This is an optimization exercise on Yosys and OpenROAD, whose aim is small area, a short achievable clock period and few clock cycles, not a production implementation.
In this exercise RTL edits were held to simulation tests only and were not proved equivalent to the original.

### flow/run.sh
#!/bin/bash
# synth_recipe.tcl (not shown) runs the flow's synth.tcl, then flattens the netlist and writes it again
# the make line also repeats each setting of config.mk as NAME=value (left out here)
make -C /OpenROAD-flow-scripts/flow DESIGN_CONFIG=/design/flow/config.mk WORK_HOME=/design/flow/orfs CLKGATE_MAP_FILE= SYNTH_SCRIPT=/design/flow/synth_recipe.tcl finish
### flow/constraint.sdc
create_clock -name core_clock -period 17.0 [get_ports {clk}]
set_input_delay 3.4000 -clock core_clock [delete_from_list [all_inputs] [get_ports {clk}]]
set_output_delay 3.4000 -clock core_clock [all_outputs]
set_load 0.01 [all_outputs]
### flow/design.v
`timescale 1ns/10ps
module  CONV(
	input		clk,
	input		reset,
	output		reg busy,	
	input		ready,	
	output		reg [11:0]iaddr,
	input		[19:0]idata,	
	output	 	reg cwr,
	output	 	reg [11:0]caddr_wr,
	output	 	reg [19:0]cdata_wr,
	output	 	reg crd,
	output	 	reg [11:0]caddr_rd,
	input	 	[19:0]cdata_rd,
	output	 	reg [2:0]csel
	);
reg [2:0]state;
reg [2:0]n_state;
reg [3:0]count;
reg [3:0]count_temp;
reg [15:0]image;
reg [5:0]posx;
reg [5:0]posy;
wire [11:0]pos[0:8];
wire [11:0]cpos[0:3];
reg signed[19:0]zp_data[0:8];
reg signed[19:0]img_data[0:8];
reg signed[19:0]kernel0[0:8];
reg signed[19:0]kernel1[0:8];
reg signed[43:0]conv;
wire signed[43:0]cdata;
wire signed[19:0]cdata_round;
wire signed[43:0]cdata_bias;
reg signed[19:0]bias0;
reg signed[19:0]bias1;
reg kernel;
reg hold;
reg op_done;
reg signed[19:0]comp[0:1];
parameter IDLE  = 0;
parameter INPUT = 1;
parameter ZPAD  = 2;
parameter CONV  = 3;
parameter MAXP  = 4;
parameter FLAT  = 5;
parameter STOP  = 6;
integer i;
always @(posedge clk or posedge reset) begin
	if (reset) begin
		state <= 0;		
	end
	else begin
		state <= n_state;
	end
end
always @(*) begin
	case(state)
		IDLE: n_state = INPUT;
		INPUT: n_state = (count == 9)? ZPAD : INPUT;
		ZPAD : n_state = CONV;
		CONV: begin
			if( &posx && &posy) n_state = (op_done)? MAXP : CONV;
			else n_state = (csel == 2)? IDLE : CONV;
		end
		MAXP: begin
			if(posx == 31 && posy == 31) n_state = (csel == 4)? FLAT : MAXP;
			else n_state = MAXP;
		end
		FLAT: begin
			if(posx == 31 && posy == 31) n_state = (count == 5)? STOP : FLAT;
			else n_state = FLAT;
		end
		default: n_state = state;
	endcase
end
always @(posedge clk or posedge reset) begin
	if (reset) begin
		busy <= 0;		
	end
	else begin
		case(state)
			INPUT: busy <= 1;
			STOP: busy <= 0;
			default: busy <= busy;
		endcase
	end
end
always @(posedge clk or posedge reset) begin
	if (reset) begin
		count <= 4'd0;		
	end
	else begin
		case(state)
			INPUT: count <= (count == 4'd9)? 4'd0 : count + 4'd1;
			CONV: count <= (count == 4'd2)? 4'd0 : count + 4'd1;
			MAXP: count <= (count == 4'd7)? 4'd0 : count + 4'd1;
			FLAT: count <= (count == 4'd5)? 4'd0 : count + 4'd1;
			default: count <= count;
		endcase
	end
end
always @(posedge clk or posedge reset) begin
	if (reset) begin
		count_temp <= 0;		
	end
	else begin
		count_temp <= count;
	end
end
always @(posedge clk or posedge reset) begin
	if (reset) begin
		posx <= 6'b111111;
		posy <= 6'b111111;		
	end
	else begin
		case(state)
			IDLE: begin
				if (posx == 63) begin
					posx <= 0;
					posy <= posy + 1;
				end
				else begin
					posx <= posx + 1;
					posy <= posy;
				end				
			end
			CONV: begin
				if(&posx && &posy) begin
					posx <= (op_done)? 0 : posx;
					posy <= (op_done)? 0 : posy;
				end
				else begin
					posx <= posx;
					posy <= posy;
				end
			end
			MAXP: begin
				if (posx == 31) begin
					posx <= (hold == 0)? 0 : posx;
					posy <= (hold == 0)? ( (posy == 31)? 0 : posy + 1) : posy;
				end
				else begin
					posx <= (hold == 0)? posx + 1 : posx;
					posy <= posy;
				end
			end
			FLAT: begin
				if (posx == 31) begin
					posx <= (hold == 0)? 0 : posx;
					posy <= (hold == 0)? posy + 1 : posy;
				end
				else begin
					posx <= (hold == 0)? posx + 1 : posx;
					posy <= posy;
				end
			end
			default: begin
				posx <= posx;
				posy <= posy;
			end
		endcase
	end
end
always @(posedge clk or posedge reset) begin
	if (reset) begin
		hold <= 0;		
	end
	else begin
		case(state)
			CONV: hold <= 1;
			MAXP: begin
				hold <= (count == 6)? 0 : 1;
			end
			FLAT: hold <= (count == 4)? 0 : 1;
			default: hold <= hold;
		endcase
	end
end
assign pos[0] = pos[4] - 65;
assign pos[1] = pos[4] - 64;
assign pos[2] = pos[4] - 63;
assign pos[3] = pos[4] - 1;
assign pos[4] = ( (posx == 0)? 1 : ( (posx == 63)? posx - 1 : posx) ) + ( ( (posy == 0)? 1 : ( (posy == 63)? posy - 1 : posy) ) << 6 );
assign pos[5] = pos[4] + 1;
assign pos[6] = pos[4] + 63;
assign pos[7] = pos[4] + 64;
assign pos[8] = pos[4] + 65;
always @(posedge clk or posedge reset) begin
	if (reset) begin
		iaddr <= 12'd0;		
	end
	else begin
		case(state)
			INPUT: begin
				iaddr <= (count == 9)? 0 : pos[count];
			end
			default: iaddr <= iaddr;
		endcase
	end
end
always @(posedge clk or posedge reset) begin
	if (reset) begin
		for(i = 0; i < 9; i = i+1) begin
			img_data[i] <= 0; 		
		end
	end
	else begin
		case(state)
			INPUT: begin
				img_data[count_temp] <= ready? 0 : idata;
			end
			ZPAD: begin
				if (posx == 0) begin
					img_data[0] <= 0;
					img_data[1] <= zp_data[0];
					img_data[2] <= zp_data[1];
					img_data[3] <= 0;
					img_data[4] <= zp_data[3];
					img_data[5] <= zp_data[4];
					img_data[6] <= 0;
					img_data[7] <= zp_data[6];
					img_data[8] <= zp_data[7];
				end
				else if (posx == 63) begin
					img_data[0] <= zp_data[1];
					img_data[1] <= zp_data[2];
					img_data[2] <= 0;
					img_data[3] <= zp_data[4];
					img_data[4] <= zp_data[5];
					img_data[5] <= 0;
					img_data[6] <= zp_data[7];
					img_data[7] <= zp_data[8];
					img_data[8] <= 0;
				end
				else begin
					for(i = 0; i < 9; i = i+1) begin
						img_data[i] <= zp_data[i]; 		
					end
				end
			end
			MAXP: begin
				img_data[count_temp] <= (count_temp < 5)? cdata_rd : 0;
			end
			FLAT: begin
				img_data[0] <= cdata_rd;
			end
			default: begin
				for(i = 0; i < 9; i = i+1) begin
					img_data[i] <= img_data[i]; 		
				end
			end
		endcase
	end
end
always @(*) begin
	case(state)
		ZPAD: begin
			if (posy == 0) begin
				zp_data[0] = 0;
				zp_data[1] = 0;
				zp_data[2] = 0;
				zp_data[3] = img_data[0];
				zp_data[4] = img_data[1];
				zp_data[5] = img_data[2];
				zp_data[6] = img_data[3];
				zp_data[7] = img_data[4];
				zp_data[8] = img_data[5];
			end
			else begin
				if (posy == 63) begin
					zp_data[0] = img_data[3];
					zp_data[1] = img_data[4];
					zp_data[2] = img_data[5];
					zp_data[3] = img_data[6];
					zp_data[4] = img_data[7];
					zp_data[5] = img_data[8];
					zp_data[6] = 0;
					zp_data[7] = 0;
					zp_data[8] = 0;
				end
				else begin
					for(i = 0; i < 9; i = i+1) begin
						zp_data[i] = img_data[i]; 		
					end
				end
			end
		end
		default: begin
			for(i = 0; i < 9; i = i+1) begin
				zp_data[i] = 0; 		
			end
		end
	endcase
end
always @(posedge clk) begin
	kernel1[0] <= 20'hFDB55;
	kernel1[1] <= 20'h02992;
	kernel1[2] <= 20'hFC994;
	kernel1[3] <= 20'h050FD;
	kernel1[4] <= 20'h02F20;
	kernel1[5] <= 20'h0202D;
	kernel1[6] <= 20'h03BD7;
	kernel1[7] <= 20'hFD369;
	kernel1[8] <= 20'h05E68;
end
always @(posedge clk) begin
	kernel0[0] <= 20'h0A89E;
	kernel0[1] <= 20'h092D5;
	kernel0[2] <= 20'h06D43;
	kernel0[3] <= 20'h01004;
	kernel0[4] <= 20'hF8F71;
	kernel0[5] <= 20'hF6E54;
	kernel0[6] <= 20'hFA6D7;
	kernel0[7] <= 20'hFC834;
	kernel0[8] <= 20'hFAC19;
end
always @(posedge clk or posedge reset) begin
	if (reset) begin
		kernel <= 0;		
	end
	else begin
		case(state)
			INPUT: kernel <= 0;
			CONV: begin
				kernel <= (op_done)? 0 : ( (count == 2)? 1 : kernel );
			end
			MAXP: begin
				kernel <= (posx == 31 && posy == 31 && csel == 4)? 0 : ((op_done)? 1 : kernel);
			end
			FLAT: begin
				kernel <= (count == 2 || count == 5)? ~kernel : kernel;
			end
			default: kernel <= kernel;
		endcase
	end
end
always @(posedge clk or posedge reset) begin
	if (reset) begin
		conv <= 0;
	end
	else begin
		case(state)
			CONV: begin
				case(kernel)
					0:conv <= (kernel0[0] * img_data[0]) + (kernel0[1] * img_data[1]) + (kernel0[2] * img_data[2]) + (kernel0[3] * img_data[3]) + (kernel0[4] * img_data[4]) + (kernel0[5] * img_data[5]) + (kernel0[6] * img_data[6]) + (kernel0[7] * img_data[7]) + (kernel0[8] * img_data[8]);
					1:conv <= (kernel1[0] * img_data[0]) + (kernel1[1] * img_data[1]) + (kernel1[2] * img_data[2]) + (kernel1[3] * img_data[3]) + (kernel1[4] * img_data[4]) + (kernel1[5] * img_data[5]) + (kernel1[6] * img_data[6]) + (kernel1[7] * img_data[7]) + (kernel1[8] * img_data[8]);
				endcase
			end
			default: conv <= conv;
		endcase
	end
end
always @(posedge clk or posedge reset) begin
 	if (reset) begin
 		caddr_wr <= 0; 		
 	end
 	else begin
 		case(state)
 			CONV: begin
 				caddr_wr <= posx + (posy << 6);
 			end
 			MAXP: begin
 				caddr_wr <= posx + (posy << 5);
 			end
 			FLAT: begin
 				caddr_wr <= (kernel == 0)? (posx << 1) + (posy << 6) : (posx << 1) + (posy << 6) + 1;
 			end
 			default: caddr_wr <= caddr_wr;
 		endcase
 	end
 end 
always @(posedge clk) begin
	bias0 <= 20'h01310;
	bias1 <= 20'hF7295;
end
assign cdata = (conv >>> 15) + 1;
assign cdata_bias = (cdata >>> 1) + ((kernel)? bias1 : bias0);
assign cdata_round = cdata_bias[19:0];
always @(posedge clk or posedge reset) begin
	if (reset) begin
		cdata_wr <= 0;		
	end
	else begin
		case(state)
			CONV: cdata_wr <= ( (cdata_round[19] == 1)? 0 : cdata_round );  
			MAXP: cdata_wr <= (comp[0] < comp[1])? comp[1] : comp[0];
			FLAT: cdata_wr <= img_data[0];
			default: cdata_wr <= cdata_wr;
		endcase
	end
end
always @(posedge clk or posedge reset) begin
	if (reset) begin
		op_done <= 0;		
	end
	else begin
		case(state)
			CONV: begin
				if (&posx && &posy) op_done <= (kernel == 1 && count == 1)? 1 : 0;
				else op_done <= 0;
			end
			MAXP: begin
				if (posx == 31 && posy == 31) op_done <= (count == 5)? 1 : 0;
				else op_done <= 0;
			end
			default: op_done <= op_done;
		endcase
	end
end
always @(posedge clk or posedge reset) begin
	if (reset) begin
		csel <= 0;		
	end
	else begin
		case(state)
			CONV: begin
				csel <= (op_done)? 3'b001 : ( (count == 1)? ( (kernel)? 3'b010 : 3'b001 ) : 0 );
			end
			MAXP: begin
				case(count)
					6: begin
						if (kernel == 0) csel <= 3'b011;
						else csel <= 3'b100;
					end
					7: begin
						if(posx == 31 && posy == 31) csel <= (count == 7)? 3 : ( (kernel == 0)? 3'b001 : 3'b010 );
						else csel <= (kernel == 0)? 3'b001 : 3'b010;
					end
					default: begin
						if (kernel == 0) csel <= 3'b001;
						else csel <= 3'b010;
					end
				endcase
			end
			FLAT: begin
				case(count)
					0: csel <= 3;
					1: csel <= 3;
					2: csel <= 5;
					3: csel <= 4;
					4: csel <= 4;
					5: csel <= 5;
				endcase
			end		 
			default: csel <= csel;
		endcase
	end
end
always @(posedge clk or posedge reset) begin
	if (reset) begin
		cwr <= 0;		
	end
	else begin
		case(state)
			CONV: begin
				cwr <= (count == 1)? 1 : 0;
			end
			MAXP: cwr <= (count == 6)? 1 : 0;
			FLAT: begin
				case(count)
					1: cwr <= 0;
					2: cwr <= 1;
					3: cwr <= 0;
					4: cwr <= 0;
					5: cwr <= 1;
					default: cwr <= 0;
				endcase
			end
			default: cwr <= cwr;
		endcase
	end
end
always @(posedge clk or posedge reset) begin
	if (reset) begin
		crd <= 0;		
	end
	else begin
		case(state)
			CONV: begin
				crd <= op_done? 1 : 0;
			end
			MAXP: crd <= (count == 7)? 1 : ( (count == 4)? 0 : crd );
			FLAT: begin
				case(count)
					0: crd <= 1;
					1: crd <= 1;
					2: crd <= 0;
					3: crd <= 1;
					4: crd <= 1;
					5: crd <= 0;
					default: crd <= 0;
				endcase
			end
			default: crd <= crd;
		endcase
	end
end
assign cpos[0] = (posx << 1) + (posy << 7);
assign cpos[1] = cpos[0] + 1;
assign cpos[2] = cpos[0] + 64;
assign cpos[3] = cpos[0] + 65;
always @(posedge clk or posedge reset) begin
	if (reset) begin
		caddr_rd <= 0;		
	end
	else begin
		case(state)
			MAXP: caddr_rd <= (count < 5)? cpos[count] : 0;
			FLAT: caddr_rd <= posx + (posy << 5);
			default: caddr_rd <= caddr_rd;
		endcase
	end
end
always @(posedge clk or posedge reset) begin
	if (reset) begin
		comp[0] <= 0;
		comp[1] <= 0;		
	end
	else begin
		case(state)
			MAXP: begin
				comp[0] <= (img_data[0] < img_data[1])? img_data[1] : img_data[0];
				comp[1] <= (img_data[2] < img_data[3])? img_data[3] : img_data[2];
			end
			default: begin
				comp[0] <= comp[0];
				comp[1] <= comp[1];
			end
		endcase
	end
end
endmodule
### flow/config.mk
export PLATFORM = sky130hd
export DESIGN_NAME = CONV
export DESIGN_NICKNAME = CONV
export VERILOG_FILES = /design/flow/design.v
export SDC_FILE = /design/flow/constraint.sdc
export NUM_CORES = 4
export LEC_CHECK = 0
export CAP_MARGIN = 20
export CORE_MARGIN = 2
export CORE_UTILIZATION = 45
export SLEW_MARGIN = 20
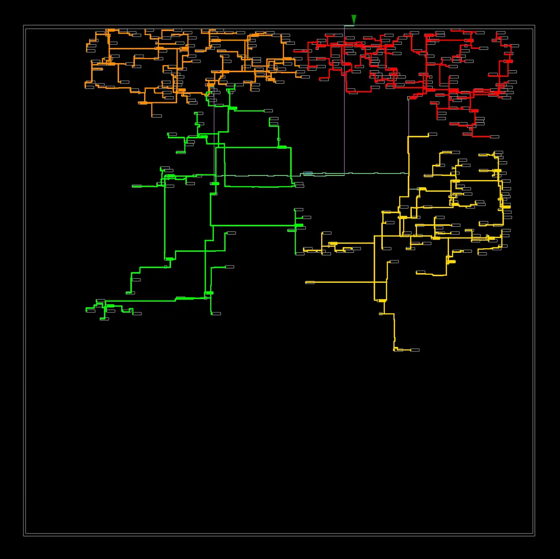
*Clock tree branches*
Sink Count: 329
Root Buffer: clkbuf_16
flip-flop and latch count: 329

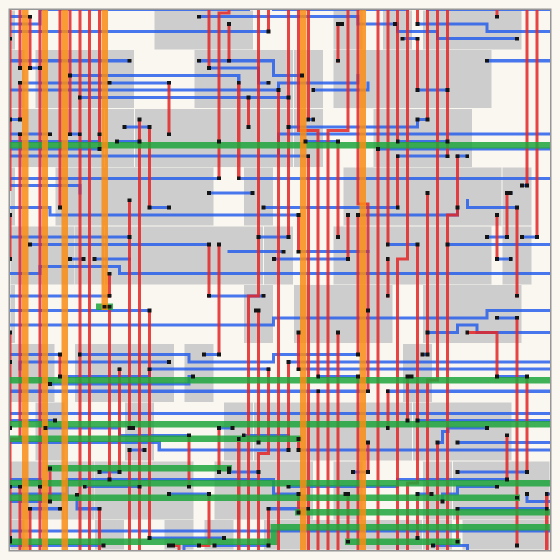
*Close-up of the layout*
Region (388, 121) to (413, 146) microns. Cells in grey, sequential cells in the stronger grey; small squares are vias.
legend:
  orange:
    layer: M4
  blue:
    layer: M1
  green:
    layer: M3
  red:
    layer: M2
cells with their middle in the window: 46
most frequent: inv_1 (23), ha_1 (14), fa_1 (9)
sequential cells in the window: 0

==> results_dict.tcl <==
set metrics [dict create \
    hold_class "reg2reg" \
    status "complete, no violations" \
    multi_input_cells 8791 \
    route.detailed.drc 0 \
    postPlaceCellArea_sq_mm 0.134 \
    crit_arrival_ns 15.28 \
    wl_met3_mm 55.9 \
    rsz0062_at_grt "false" \
    worst_slew_pin_slew_ns 1.35 \
    fillCellCount 27000 \
    grt_max_degree 121 \
    crit_fanout 13 \
    tap_cells 3724 \
    finClkSkew_ns 0.0635 \
    clkCellAreaFrac_pct 1.14 \
    wl_met2_mm 214 \
    min_to "iaddr[5]" \
    yosysSeqAreaShare_pct 6.52 \
    largest_class "multi-input combinational cells" \
    instances_no_fill 17300 \
    avgViaCountPerCell 5.49 \
    postRouteAntennaNets 0 \
    r2r_cells 46 \
    cts-hold-fix-buffers 0 \
    synthAdderAreaFrac_pct 62.2 \
    tns_ns 0 \
]
Testbench counts, summed over its fixed seeds: cycles 770,056.
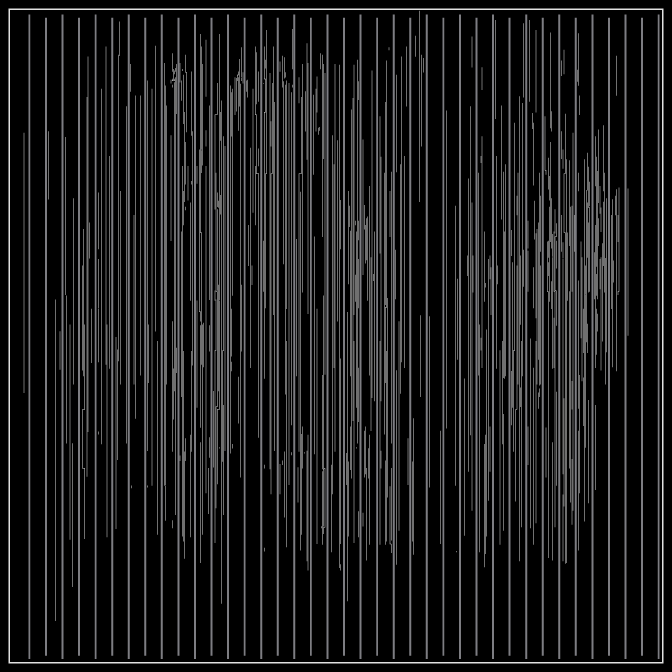
*Metal 4*
Supply wires on this layer in grey.
wire length on this layer: 44.6 mm
main direction: vertical

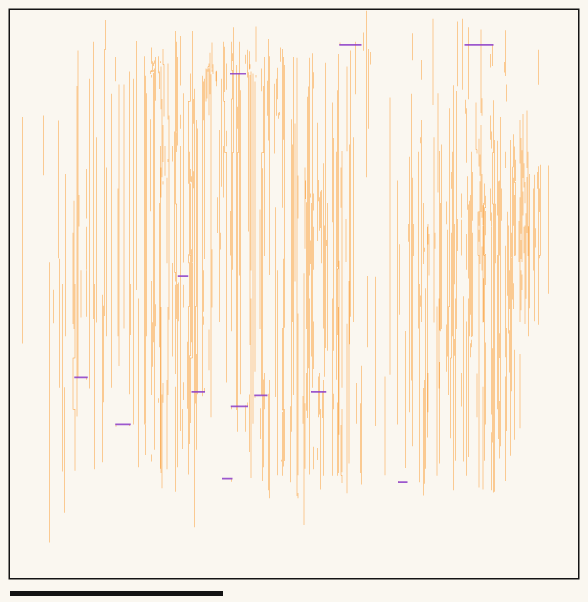
*Routed metal, one colour a layer*
Bar = 200 microns. Two of the layers only.
legend:
  orange:
    layer: M4
    wire_length: 44.6 mm
  purple:
    layer: M5
    wire_length: 156 microns
GRT Overall Usage: 37.4%
Detailed Route WL: 525 mm
via count: 95100
DR WL/cell: 30.3 microns

## port drivers added, routing unchanged
How much do the figures lean on ideal ports? The routed layout below was timed once more, with nothing changed but the port constraints.
Step 1: set_driving_cell puts a clkbuf_16 on clk and a buf_2 on each other input, an assumption about the parent block.
Step 2 times the ports against the registers' clock, not the clock port: input delays grow and output delays shrink by t, the midpoint of the rising clock arrivals with the driver on.
a / b / c = ideal ports / drivers / drivers and shift; a / b = the first two.
t (ns): 0.726
slack for setup (ns): 2.290 / 2.290 / 2.290
worst hold slack (ns): 0.482 / 0.482 / 0.482
slew at the worst register clock pin (ns): 0.08 / 0.08
cell pins on the clock port's net: 1
After both steps this run still meets setup and hold. The setup slack of this run moves by 0.000 ns with the drivers and by 0.000 ns with both steps.
